Context: an optimization exercise on an open-source flow, tuned for small area, a short achievable clock period and few clock cycles. The choices shown serve that exercise and are no tape-out recipe.
The RTL was checked by simulation tests, not by an equivalence proof against the original design.
No activity file was given, so power comes from the tool's default toggle rates.

==> design.v <==
module ALU (
  input wire 	[7:0] rf_reg_out,
  input wire 	[7:0] rpct,
  input wire 	[7:0] rlsb,
  input wire 	[7:0] rmsb,
  input wire 	[7:0] rptn,
  input wire 	[3:0] alu_op,
  output wire 	[7:0] alu_out
);
  wire [7:0] add_out = rf_reg_out + ((alu_op == 4'b0100) ? 8'd1 : rpct);
  wire [3:0] hgp_pty = {
    ^{rmsb[2:0], rlsb[7:4]},								 
    ^{rmsb[2:0], rlsb[7], rlsb[3:1]},						 
    ^{rmsb[2:1], rlsb[6:5], rlsb[3:2], rlsb[0]},			 
    ^{rmsb[2], rmsb[0], rlsb[6], rlsb[4:3], rlsb[1:0]}		 
  };
  wire [7:0] hgp = {3'b000, hgp_pty,
                    ^{rmsb[2:0], rlsb, hgp_pty}				 
                   };
  wire [7:0] hel = {rlsb[3:1], rpct[3], rlsb[0], rpct[2:0]};
  wire [7:0] hem = {rmsb[2:0], rlsb[7:4], rpct[4]};
  wire [3:0] hep_pty = {
    (^(rmsb[7:1])) ^ rmsb[0],															 
    (^{rmsb[7:4], rlsb[7:5]}) ^ rlsb[4],												 
    (^{rmsb[7:6], rmsb[3:2], rlsb[7:6], rlsb[3]}) ^ rlsb[2],							 
    (^{rmsb[7], rmsb[5], rmsb[3], rmsb[1], rlsb[7], rlsb[5], rlsb[3]}) ^ rlsb[1]		 
  };
  wire [7:0] hep = {3'b000, hep_pty, ^{rmsb, rlsb}};									 
  wire [7:0] hcl = {
    (hep_pty == 4'b1100) ? ~rmsb[4] : rmsb[4],
    (hep_pty == 4'b1011) ? ~rmsb[3] : rmsb[3],
    (hep_pty == 4'b1010) ? ~rmsb[2] : rmsb[2],
    (hep_pty == 4'b1001) ? ~rmsb[1] : rmsb[1],
    (hep_pty == 4'b0111) ? ~rlsb[7] : rlsb[7],
    (hep_pty == 4'b0110) ? ~rlsb[6] : rlsb[6],
    (hep_pty == 4'b0101) ? ~rlsb[5] : rlsb[5],
    (hep_pty == 4'b0011) ? ~rlsb[3] : rlsb[3]
  };
  wire [7:0] hcm = {( (~rpct[0]) & (~(rpct[4:1] == 4'b0000)) ) ? 1'b1 : 1'b0, 4'b0000,
                    (hep_pty == 4'b1111) ? ~rmsb[7] : rmsb[7],
                    (hep_pty == 4'b1110) ? ~rmsb[6] : rmsb[6],
                    (hep_pty == 4'b1101) ? ~rmsb[5] : rmsb[5]
                   };
  wire [4:0] ptn = rptn[7:3];
  wire A = rlsb[7:3] == ptn;
  wire B = rlsb[6:2] == ptn;
  wire C = rlsb[5:1] == ptn;
  wire D = rlsb[4:0] == ptn;
  wire [2:0] pob_count = A + B + C + D;
  wire [7:0] pob = {5'b00000, pob_count};
  wire a = {rlsb[3:0], rmsb[7]} == ptn;
  wire b = {rlsb[2:0], rmsb[7:6]} == ptn;
  wire c = {rlsb[1:0], rmsb[7:5]} == ptn;
  wire d = {rlsb[0], rmsb[7:4]} == ptn;
  wire [2:0] ptb_count = a + b + c + d;
  wire [7:0] ptb = {5'b00000, ptb_count};
  assign alu_out =
    (alu_op == 4'b0100) ? add_out :
    (alu_op == 4'b1111) ? add_out :
    (alu_op == 4'b0111) ? hgp :
    (alu_op == 4'b1000) ? hel :
    (alu_op == 4'b1001) ? hem :
    (alu_op == 4'b1010) ? hep :
    (alu_op == 4'b1011) ? hcl :
    (alu_op == 4'b1100) ? hcm :
    (alu_op == 4'b1101) ? pob :
    (alu_op == 4'b1110) ? ptb :
		8'd0;
endmodule
module CTRL (
  input wire		  req,
  input wire		  reset,
  input wire		  clk,
  input wire	[8:0] instruction,
  output wire		  ack,
  output wire		  pc_update,
  output wire         pc_inc2,
  output wire		  pc_bns,
  output wire		  pc_bcz,
  output wire		  rf_write_reg,
  output wire		  rf_din_dm,
  output wire		  rf_din_alu,
  output wire		  mem_write,
  output wire	[3:0] alu_op
);
  wire [3:0] op_code = instruction[8:5];
  wire end_op = op_code == 4'b0000;
  wire lrv_op = op_code == 4'b0001;
  wire lrm_op = op_code == 4'b0010;
  wire str_op = op_code == 4'b0011;
  wire inc_op = op_code == 4'b0100;
  wire bns_op = op_code == 4'b0101;
  wire bcz_op = op_code == 4'b0110;
  wire hgp_op = op_code == 4'b0111;
  wire hel_op = op_code == 4'b1000;
  wire hem_op = op_code == 4'b1001;
  wire hep_op = op_code == 4'b1010;
  wire hcl_op = op_code == 4'b1011;
  wire hcm_op = op_code == 4'b1100;
  wire pob_op = op_code == 4'b1101;
  wire ptb_op = op_code == 4'b1110;
  wire apc_op = op_code == 4'b1111;
  reg cs;
  always_ff @(posedge clk) begin
    if (reset) cs <= 1'b0;
    else if (req) cs <= 1'b1;
    else if (cs & end_op) cs <= 1'b0;
  end
  wire ao = inc_op|hgp_op|hel_op|hem_op|hep_op|hcl_op|hcm_op|pob_op|ptb_op|apc_op;
  assign pc_update = cs;
  assign pc_inc2 = lrv_op;
  assign pc_bns = bns_op;
  assign pc_bcz = bcz_op;
  assign rf_write_reg = cs & (lrv_op | lrm_op | ao);
  assign rf_din_dm = lrm_op;
  assign alu_op = op_code;
  assign mem_write = cs & str_op;
  assign rf_din_alu = ao;
  assign ack = ~cs;
endmodule
module PC (
  input wire          clk,
  input wire          reset,
  input wire          pc_update,
  input wire 		  pc_bns,
  input wire 		  pc_bcz,
  input wire          pc_inc2,
  input wire 	[7:0] rjls,
  input wire 	[7:0] rjni,
  input wire 	[7:0] ri,
  input wire 	[7:0] rsi,
  input wire 	[7:0] rpct,
  output wire 	[7:0] pc
);
  reg [7:0] pc_internal;
  always_ff @(posedge clk)
    if (reset) pc_internal <= 8'd0;
    else if (~pc_update) pc_internal <= pc_internal;
    else if (pc_inc2) pc_internal <= pc_internal + 2;
    else if (pc_bns & (ri != rsi)) pc_internal <= rjls;
    else if (pc_bcz & (rpct == 8'd0)) pc_internal <= rjni;
    else pc_internal <= pc_internal + 1;
  assign pc = pc_internal;
endmodule
module IR (
  input wire    [7:0] pc,
  output wire   [7:0] ld_val,
  output wire	[8:0] instruction
);
  function automatic [8:0] rom(input [7:0] a);
    case (a)
      8'd0: rom = 9'b000100000;
      8'd1: rom = 9'b000000000;
      8'd2: rom = 9'b000100001;
      8'd3: rom = 9'b000000000;
      8'd4: rom = 9'b000100010;
      8'd5: rom = 9'b000011110;
      8'd6: rom = 9'b000100011;
      8'd7: rom = 9'b000001111;
      8'd8: rom = 9'b000100100;
      8'd9: rom = 9'b000001010;
      8'd10: rom = 9'b001000101;
      8'd11: rom = 9'b010000001;
      8'd12: rom = 9'b001000110;
      8'd13: rom = 9'b011100111;
      8'd14: rom = 9'b100001000;
      8'd15: rom = 9'b001101000;
      8'd16: rom = 9'b010000010;
      8'd17: rom = 9'b100101000;
      8'd18: rom = 9'b001101000;
      8'd19: rom = 9'b010000000;
      8'd20: rom = 9'b010000001;
      8'd21: rom = 9'b010000010;
      8'd22: rom = 9'b010100000;
      8'd23: rom = 9'b000000000;
      8'd24: rom = 9'b000100000;
      8'd25: rom = 9'b000000000;
      8'd26: rom = 9'b000100001;
      8'd27: rom = 9'b001000000;
      8'd28: rom = 9'b000100010;
      8'd29: rom = 9'b001011110;
      8'd30: rom = 9'b000100011;
      8'd31: rom = 9'b000001111;
      8'd32: rom = 9'b000100100;
      8'd33: rom = 9'b000100010;
      8'd34: rom = 9'b001000101;
      8'd35: rom = 9'b010000001;
      8'd36: rom = 9'b001000110;
      8'd37: rom = 9'b101000111;
      8'd38: rom = 9'b101101000;
      8'd39: rom = 9'b001101000;
      8'd40: rom = 9'b010000010;
      8'd41: rom = 9'b110001000;
      8'd42: rom = 9'b001101000;
      8'd43: rom = 9'b010000000;
      8'd44: rom = 9'b010000001;
      8'd45: rom = 9'b010000010;
      8'd46: rom = 9'b010100000;
      8'd47: rom = 9'b000000000;
      8'd48: rom = 9'b000100000;
      8'd49: rom = 9'b000000000;
      8'd50: rom = 9'b000100001;
      8'd51: rom = 9'b010100000;
      8'd52: rom = 9'b001001001;
      8'd53: rom = 9'b000100001;
      8'd54: rom = 9'b010000000;
      8'd55: rom = 9'b000100010;
      8'd56: rom = 9'b011000000;
      8'd57: rom = 9'b000100011;
      8'd58: rom = 9'b000011111;
      8'd59: rom = 9'b000100100;
      8'd60: rom = 9'b001000101;
      8'd61: rom = 9'b000101010;
      8'd62: rom = 9'b001001101;
      8'd63: rom = 9'b000101011;
      8'd64: rom = 9'b000000000;
      8'd65: rom = 9'b000101100;
      8'd66: rom = 9'b000000000;
      8'd67: rom = 9'b000101101;
      8'd68: rom = 9'b000000000;
      8'd69: rom = 9'b001000101;
      8'd70: rom = 9'b010000001;
      8'd71: rom = 9'b001000110;
      8'd72: rom = 9'b110100111;
      8'd73: rom = 9'b011000000;
      8'd74: rom = 9'b111101011;
      8'd75: rom = 9'b111101101;
      8'd76: rom = 9'b010001100;
      8'd77: rom = 9'b111000111;
      8'd78: rom = 9'b111101101;
      8'd79: rom = 9'b010000000;
      8'd80: rom = 9'b010100000;
      8'd81: rom = 9'b001000101;
      8'd82: rom = 9'b000101010;
      8'd83: rom = 9'b001011001;
      8'd84: rom = 9'b110100111;
      8'd85: rom = 9'b011000000;
      8'd86: rom = 9'b111101011;
      8'd87: rom = 9'b111101101;
      8'd88: rom = 9'b010001100;
      8'd89: rom = 9'b001101011;
      8'd90: rom = 9'b010000010;
      8'd91: rom = 9'b001101100;
      8'd92: rom = 9'b010000010;
      8'd93: rom = 9'b001101101;
      8'd94: rom = 9'b000000000;
      default: rom = 9'b000000000;
    endcase
  endfunction
  wire [7:0] pc_next = pc + 8'd1;
  wire [8:0] ld_word = rom(pc_next);
  assign instruction = rom(pc);
  assign ld_val = ld_word[7:0];
endmodule
module RF (
  input wire		  clk,
  input wire		  rf_write_reg,
  input wire	[3:0] rf_reg_in,
  input wire	[7:0] rf_write_data,
  output wire [111:0] rs_flat,
  output wire	[7:0] rf_reg_out
);
  reg [7:0] rs [13:0];
  assign rf_reg_out = rs[rf_reg_in];
  always @(posedge clk) if (rf_write_reg) rs[rf_reg_in] <= rf_write_data;
  genvar g;
  generate
    for (g = 0; g <= 13; g = g + 1) begin : g_flat
      assign rs_flat[8*g +: 8] = rs[g];
    end
  endgenerate
endmodule
module DUT (
  input wire clk,
  input wire reset,
  input wire req,
  output wire ack,
  output wire mem_re,
  output wire [7:0] mem_raddr,
  input wire [7:0] mem_rdata,
  output wire mem_we,
  output wire [7:0] mem_waddr,
  output wire [7:0] mem_wdata
);
  parameter RI = 0, RMI = 1, RMO = 2, RSI = 3, RJLS = 4, RLSB = 5, RMSB = 6, RPCT = 7, RST = 8,
    RPTN = 9, RJNI = 10, ROBC = 11, RUBC = 12, RTBC = 13;
  wire [111:0] rs_flat;
  wire [7:0] rs [13:0];
  genvar g;
  generate
    for (g = 0; g <= 13; g = g + 1) begin : g_rs
      assign rs[g] = rs_flat[8*g +: 8];
    end
  endgenerate
  wire pc_update, pc_bns, pc_bcz, pc_inc2;
  wire [7:0] pc;
  wire [7:0] ld_val;
  wire [8:0] instruction;
  wire mem_write;
  wire [7:0] dm_out = mem_rdata;
  wire [3:0] alu_op;
  wire [7:0] alu_out;
  wire rf_din_dm, rf_din_alu;
  wire rf_write_reg;
  wire [7:0] rf_reg_out;
  wire [3:0] rf_reg_in = instruction[3:0];
  wire [7:0] rf_write_data = rf_din_dm ? dm_out :
                       rf_din_alu ? alu_out :
                       ld_val;
  assign mem_re = rf_write_reg & rf_din_dm;
  assign mem_raddr = rs[RMI];
  assign mem_we = mem_write;
  assign mem_waddr = rs[RMO];
  assign mem_wdata = rf_reg_out;
  PC pc1(.clk(clk), .reset(reset), .pc_update(pc_update), .pc_bns(pc_bns), .pc_bcz(pc_bcz),
         .pc_inc2(pc_inc2), .rjls(rs[RJLS]), .rjni(rs[RJNI]), .ri(rs[RI]), .rsi(rs[RSI]),
         .rpct(rs[RPCT]), .pc(pc));
  IR ir1(.pc(pc), .ld_val(ld_val), .instruction(instruction));
  CTRL ctrl1(.req(req), .reset(reset), .clk(clk), .instruction(instruction), .ack(ack),
             .pc_update(pc_update), .pc_inc2(pc_inc2), .pc_bns(pc_bns), .pc_bcz(pc_bcz),
             .rf_write_reg(rf_write_reg), .rf_din_dm(rf_din_dm), .rf_din_alu(rf_din_alu),
             .mem_write(mem_write), .alu_op(alu_op));
  ALU alu1(.rf_reg_out(rf_reg_out), .rpct(rs[RPCT]), .rlsb(rs[RLSB]), .rmsb(rs[RMSB]),
           .rptn(rs[RPTN]), .alu_op(alu_op), .alu_out(alu_out));
  RF rf1(.clk(clk), .rf_write_reg(rf_write_reg), .rf_reg_in(rf_reg_in),
         .rf_write_data(rf_write_data), .rs_flat(rs_flat), .rf_reg_out(rf_reg_out));
endmodule
==> run.sh <==
#!/bin/bash
# synth_recipe.tcl (not shown) runs the flow's synth.tcl, then flattens the netlist and writes it again
# the make line also repeats each setting of config.mk as NAME=value (left out here)
make -C /OpenROAD-flow-scripts/flow DESIGN_CONFIG=/design/flow/config.mk WORK_HOME=/design/flow/orfs CLKGATE_MAP_FILE= SYNTH_SCRIPT=/design/flow/synth_recipe.tcl finish
==> config.mk <==
export PLATFORM = sky130hd
export DESIGN_NAME = DUT
export DESIGN_NICKNAME = DUT
export VERILOG_FILES = /design/flow/design.v
export SDC_FILE = /design/flow/constraint.sdc
export NUM_CORES = 4
export LEC_CHECK = 0
export CAP_MARGIN = 20
export CORE_MARGIN = 2
export CORE_UTILIZATION = 40
export SLEW_MARGIN = 20
==> constraint.sdc <==
create_clock -name core_clock -period 6.0 [get_ports {clk}]
set_input_delay 1.2000 -clock core_clock [delete_from_list [all_inputs] [get_ports {clk}]]
set_output_delay 1.2000 -clock core_clock [all_outputs]
set_load 0.01 [all_outputs]
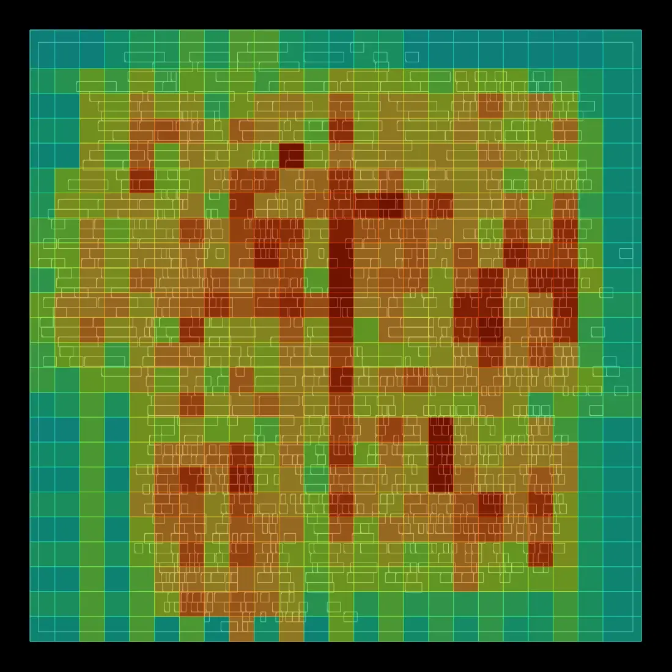
**Above:** track usage over the die.
met1 Use GR: 35.1%
met2 Use GR: 37.2%
GRT Util Overall: 24.3%
GR Util met3: 3.96%
average wire per standard cell: 23.1 um

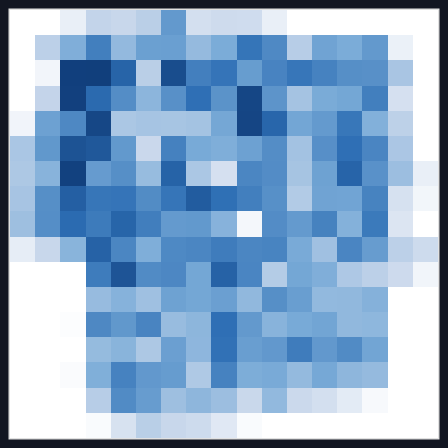
**Above:** local utilization.
The die is cut into 17 by 17 equal tiles; white is low, dark blue is high, 0 to 100% covered.
tiles over 75% full: 7.6%
nearly empty tiles: 19%
mean over tiles: 41%
fullest tile: 94%

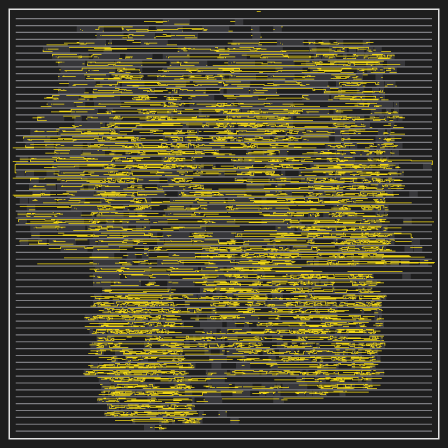
**Above:** metal 1.
Supply wires on this layer in gray. Cells faint in the background.
share of all routed wire: 45%
nets with wire on the layer: 1125
longest straight run: 45.5 um
main direction: horizontal

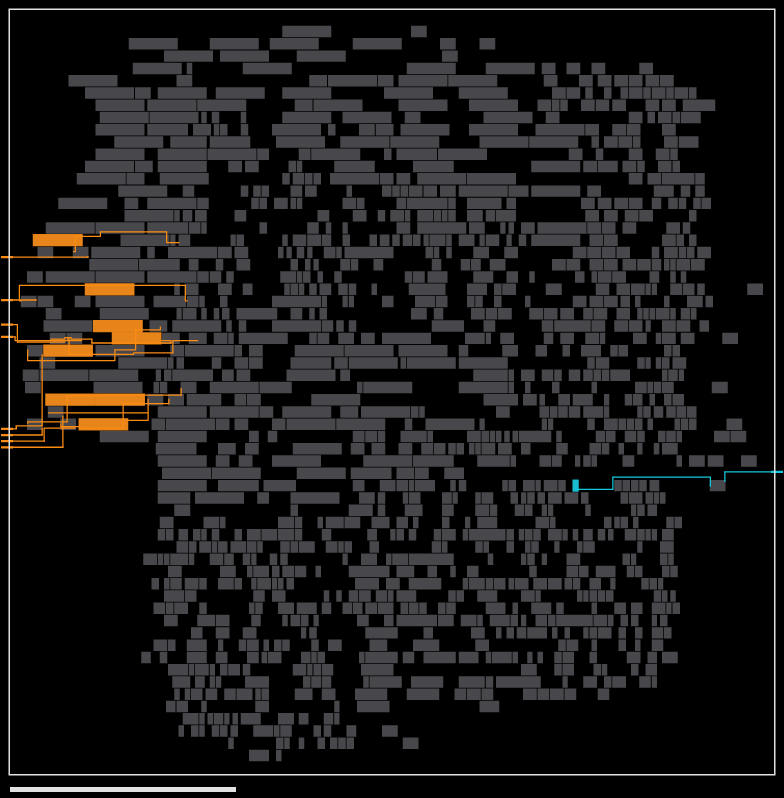
**Above:** wires at chosen ports, followed through buffers.
The bar under the picture is 50 um long.
legend:
  `mem_re`:
    color: cyan
    bits: 1
    direction: output
    edge: east
    end_cells: 1
    buffers: 1
    wire: 47.2 um
  `mem_raddr`:
    color: orange
    bits: 8
    direction: output
    edge: west
    end_cells: 8
    buffers: 8
    wire: 407 um
port buffer count: 37
io pins: 38

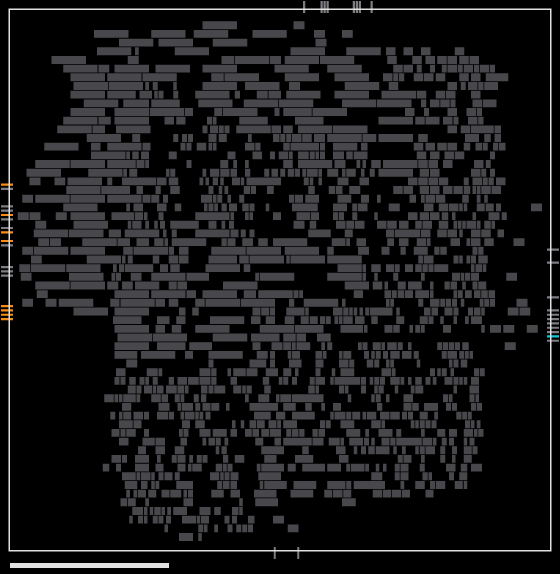
**Above:** pin placement.
The bar under the picture is 50 um long. Pins as bars across the die edge, other pins in gray.
legend:
  `mem_raddr`:
    color: orange
    pins: 8
    direction: output
    edge: west
  `mem_re`:
    color: cyan
    pins: 1
    direction: output
    edge: east

==> summary.txt <==
* Final period util at 79.4%
* Mapped cell area at 0.0109 mm2
* Fin. max-slew vios at 0
* Leakage Power at 4.06 nW
* Fmax at 0.210 GHz
* Setup WS pre-CTS at 1.40 ns
* DR pass1 iterations at 7
* First-pass GRT wire length at 53.7 mm
* Min Tclk post-route at 4.77 ns
* Adder-Cell Fraction of Synth Area at 3.98%
* Hold Path Origin: ctrl1.cs
* FP Rows at 60
* Routed Wire Length at 35.1 mm
* Syn avg cell area at 9.28 um2
* Most frequent cells in the layout: edfxtp_1 (128), nor2_1 (121), a21oi_1 (99)
* Layout cell share with drive strength beyond 1 at 9.85%
* Detailed Route Iter0 Violations at 1245
* Vias post-DR at 9557
* Hold path endpoint: pc1.pc_internal[7]
* Die X at 169 um
* DIE HEIGHT at 169 um
* Nets at 1209
* Required time worst endpoint at 6.05 ns
* Critical Path Source Type: flip-flop
* Ant diodes at 0
* Cells after Synth at 1178
* Worst-Margin Slew at 1.17 ns
* Compound-cell area share of the yosys netlist at 21.8%
* FF-to-FF path depth at 14
* Core Util, Final at 44.9%
* Initial Util at 40.7%
* Reg2reg setup slack at 1.23 ns
* Arrival @ worst endpoint at 4.82 ns
* Mux contribution to synthesized area at 4.82%
* Worst-Skew Late Latency at 0.43 ns
* Routed Antenna Nets at 0
* Post-synthesis sequential area ratio at 38.3%
* Outcome: no timing/DRC/antenna violations
* Die area at 0.0287 mm2
* CTS tree: built
* Hold WS at 0.791 ns
* CTS sink count at 145
* CTS Buf Count at 17
* CP Class: flip-flop to flip-flop
* CTS Root Cell: clkbuf_16
* Worst Skew at 0.0136 ns
* Commonest non-fill, non-tap cell in the layout: edfxtp_1
* Post-synth EDFFs at 128
* Hold Crit Depth at 2
* Synthesized Nets at 1222
* Core ar. at 0.0269 mm2
* RSZ-0062 raised after global routing: false
* VDD IR-drop max at 241 uV
* Hold Buf Count CTS at 0
* Simple-gate area share of the yosys netlist at 15.8%
* Total negative slack at 0 ns
* Final setup violation count at 0
* Flops & latches, synth at 145
* Synth cell types at 85
* Reg clk slew, reported paths at 0.06 ns
* Worst hold path type: flip-flop to flip-flop
* Clock buffer depth at 2
* Reg-to-Reg End: rf1.rs[3][4]
* Main combinational cell family by area after synthesis: compound AO/OA/AOI/OAI gates
* Largest net degree at the start of global routing at 49
* Overflow after GRT at 0
* Synth warn at 5
* Power density over the cells at 419 mW/mm2
* H-tree Lvls at 4
* GPL Wtd Cong at 0.947
* Primary FF master, synth: edfxtp_1
* Layout area overhead at 10.3%
* Layout fillers at 2581
* Initial antenna violation count at 0
* Vias in the first global route at 8937
* CP Max Fanout at 25
* Synth Area in XOR/XNOR at 10.1%
* Vias per cell at 6.29
* Rel. slew slack at 21.4%
Testbench counts, summed over its fixed seeds: cycles 70,635.
flip-flops by register name, summed over array words and instances, names as in the netlist, named ones only:
| signal | count |
|---|---|
| ctrl1.cs | 1 |
| pc1.pc_internal | 8 |
| rf1.rs | 128 |
synthesized netlist by cell type (10+ instances only):
cell      instances  area share [%]
edfxtp_1        128              35
mux2_2           17             1.8
nor2_1          121             4.2
ha_1             30             3.4
a22oi_1          20             1.4
clkbuf_1         58             2.0
nor2b_1          10            0.57
o21ai_0          63             2.9
xor2_1           35             2.8
o22ai_1          13            0.74
a211oi_1         12            0.82
nand2_1          80             2.7
and2_1           12            0.69
o221ai_1         20             1.6
a31oi_1          12            0.69
a221oi_1         13             1.0
dfxtp_1          17             3.1
nand2b_1         12            0.69
inv_1            23            0.79
nor3_1           26             1.2
nand3_1          42             1.9
nand4_1          10            0.57
buf_2            19            0.87
mux2i_1          23             2.1
a21oi_1          99             4.5
o211ai_1         20             1.4
xnor2_1          82             6.6
cells by family (layout without fill, tap and decap cells):
group	Yosys count	after routing
and+or+nand+nor	354	354
AOI/OAI and AO/OA	355	355
adders and majority gates	33	33
xor gates and xnor gates	121	121
muxes	45	45
DFF	145	145
buffers and inverters	125	125
worst max-delay path, stage by stage, from the launching register on:
cell and delay [ns]:
dfxtp_2 0.77, o21ai_1 0.42, buf_4 0.29, a21oi_1 0.14, o21ai_0 0.12, nand3_1 0.15
a21oi_1 0.08, ha_1 0.29, fa_1 0.47, a21oi_1 0.16, o21bai_1 0.11, xnor2_1 0.15
o221ai_1 0.18, a221oi_1 0.09, a31oi_2 0.95
layer usage:
metal  wire (um)  track usage (%)  vias to the layer above
met4        1020             8.03                        0
met5           0                0                        -
met1       15800             35.1                     4617
met3        2820             3.96                       72
li1            -                -                     4376
met2       15500             37.2                      492
stage by stage:
stage	instance area (um2)	power, mW	instances
floorplan	10900	3.16	1178
global placement	11500	3.99	1487
detailed placement	11500	3.99	1487
CTS	12100	5.03	1519
global route	12100	5.33	1519
finish	12100	5.06	1519
area by class of cell:
class | instances | area [um2] | share of cell area, %
multi-input cells | 908 | 6200 | 51.4
flip-flops and latches | 145 | 4190 | 34.7
repair buffers | 63 | 566 | 4.69
well taps | 341 | 427 | 3.54
clock buffers | 17 | 425 | 3.53
clock inverters | 15 | 148 | 1.22
inverters | 30 | 115 | 0.954
report_power, final:
part           total [mW]  switching [mW]  internal [mW]  leakage [nW]
Clock                1.02           0.441          0.583         0.284
Sequential           1.50           0.140           1.36          1.32
Combinational        2.54            1.65          0.885          2.46
worst max-delay path by stage:
stage | cells after the start | to | slack [ns]
floorplan | 19 | rf1.rs[0][7] | 1.92
global placement | 15 | rf1.rs[15][7] | 1.43
detailed placement | 16 | rf1.rs[15][7] | 1.40
CTS | 14 | rf1.rs[3][4] | 1.37
global route | 16 | rf1.rs[0][7] | 0.96
finish | 14 | rf1.rs[3][4] | 1.23

[re-timing with driven ports]
No port has a modelled driver above. Below, the same layout with a new extraction and two added sets of constraints. Step 1, drivers: a clkbuf_16 drives clk and a buf_2 each remaining input, both assumed. Step 2 adds t to the input delays and takes it off the output delays; t is the mean of the earliest and latest rising clock arrival at the registers after step 1. Input paths then give back, and output paths get back, about the clock's delay inside the block. Slacks: ideal / step 1 / step 2; pairs: ideal / step 1.
shift t [ns]: 0.463
setup slack, ns: 1.234 / 1.234 / 1.234
hold WS [ns]: 0.791 / 0.791 / 0.791
worst register clock-pin slew, ns: 0.07 / 0.07
After both steps setup and hold are still met in this run. For this run, drivers alone change the setup slack by 0.000 ns; drivers and shift together by 0.000 ns.
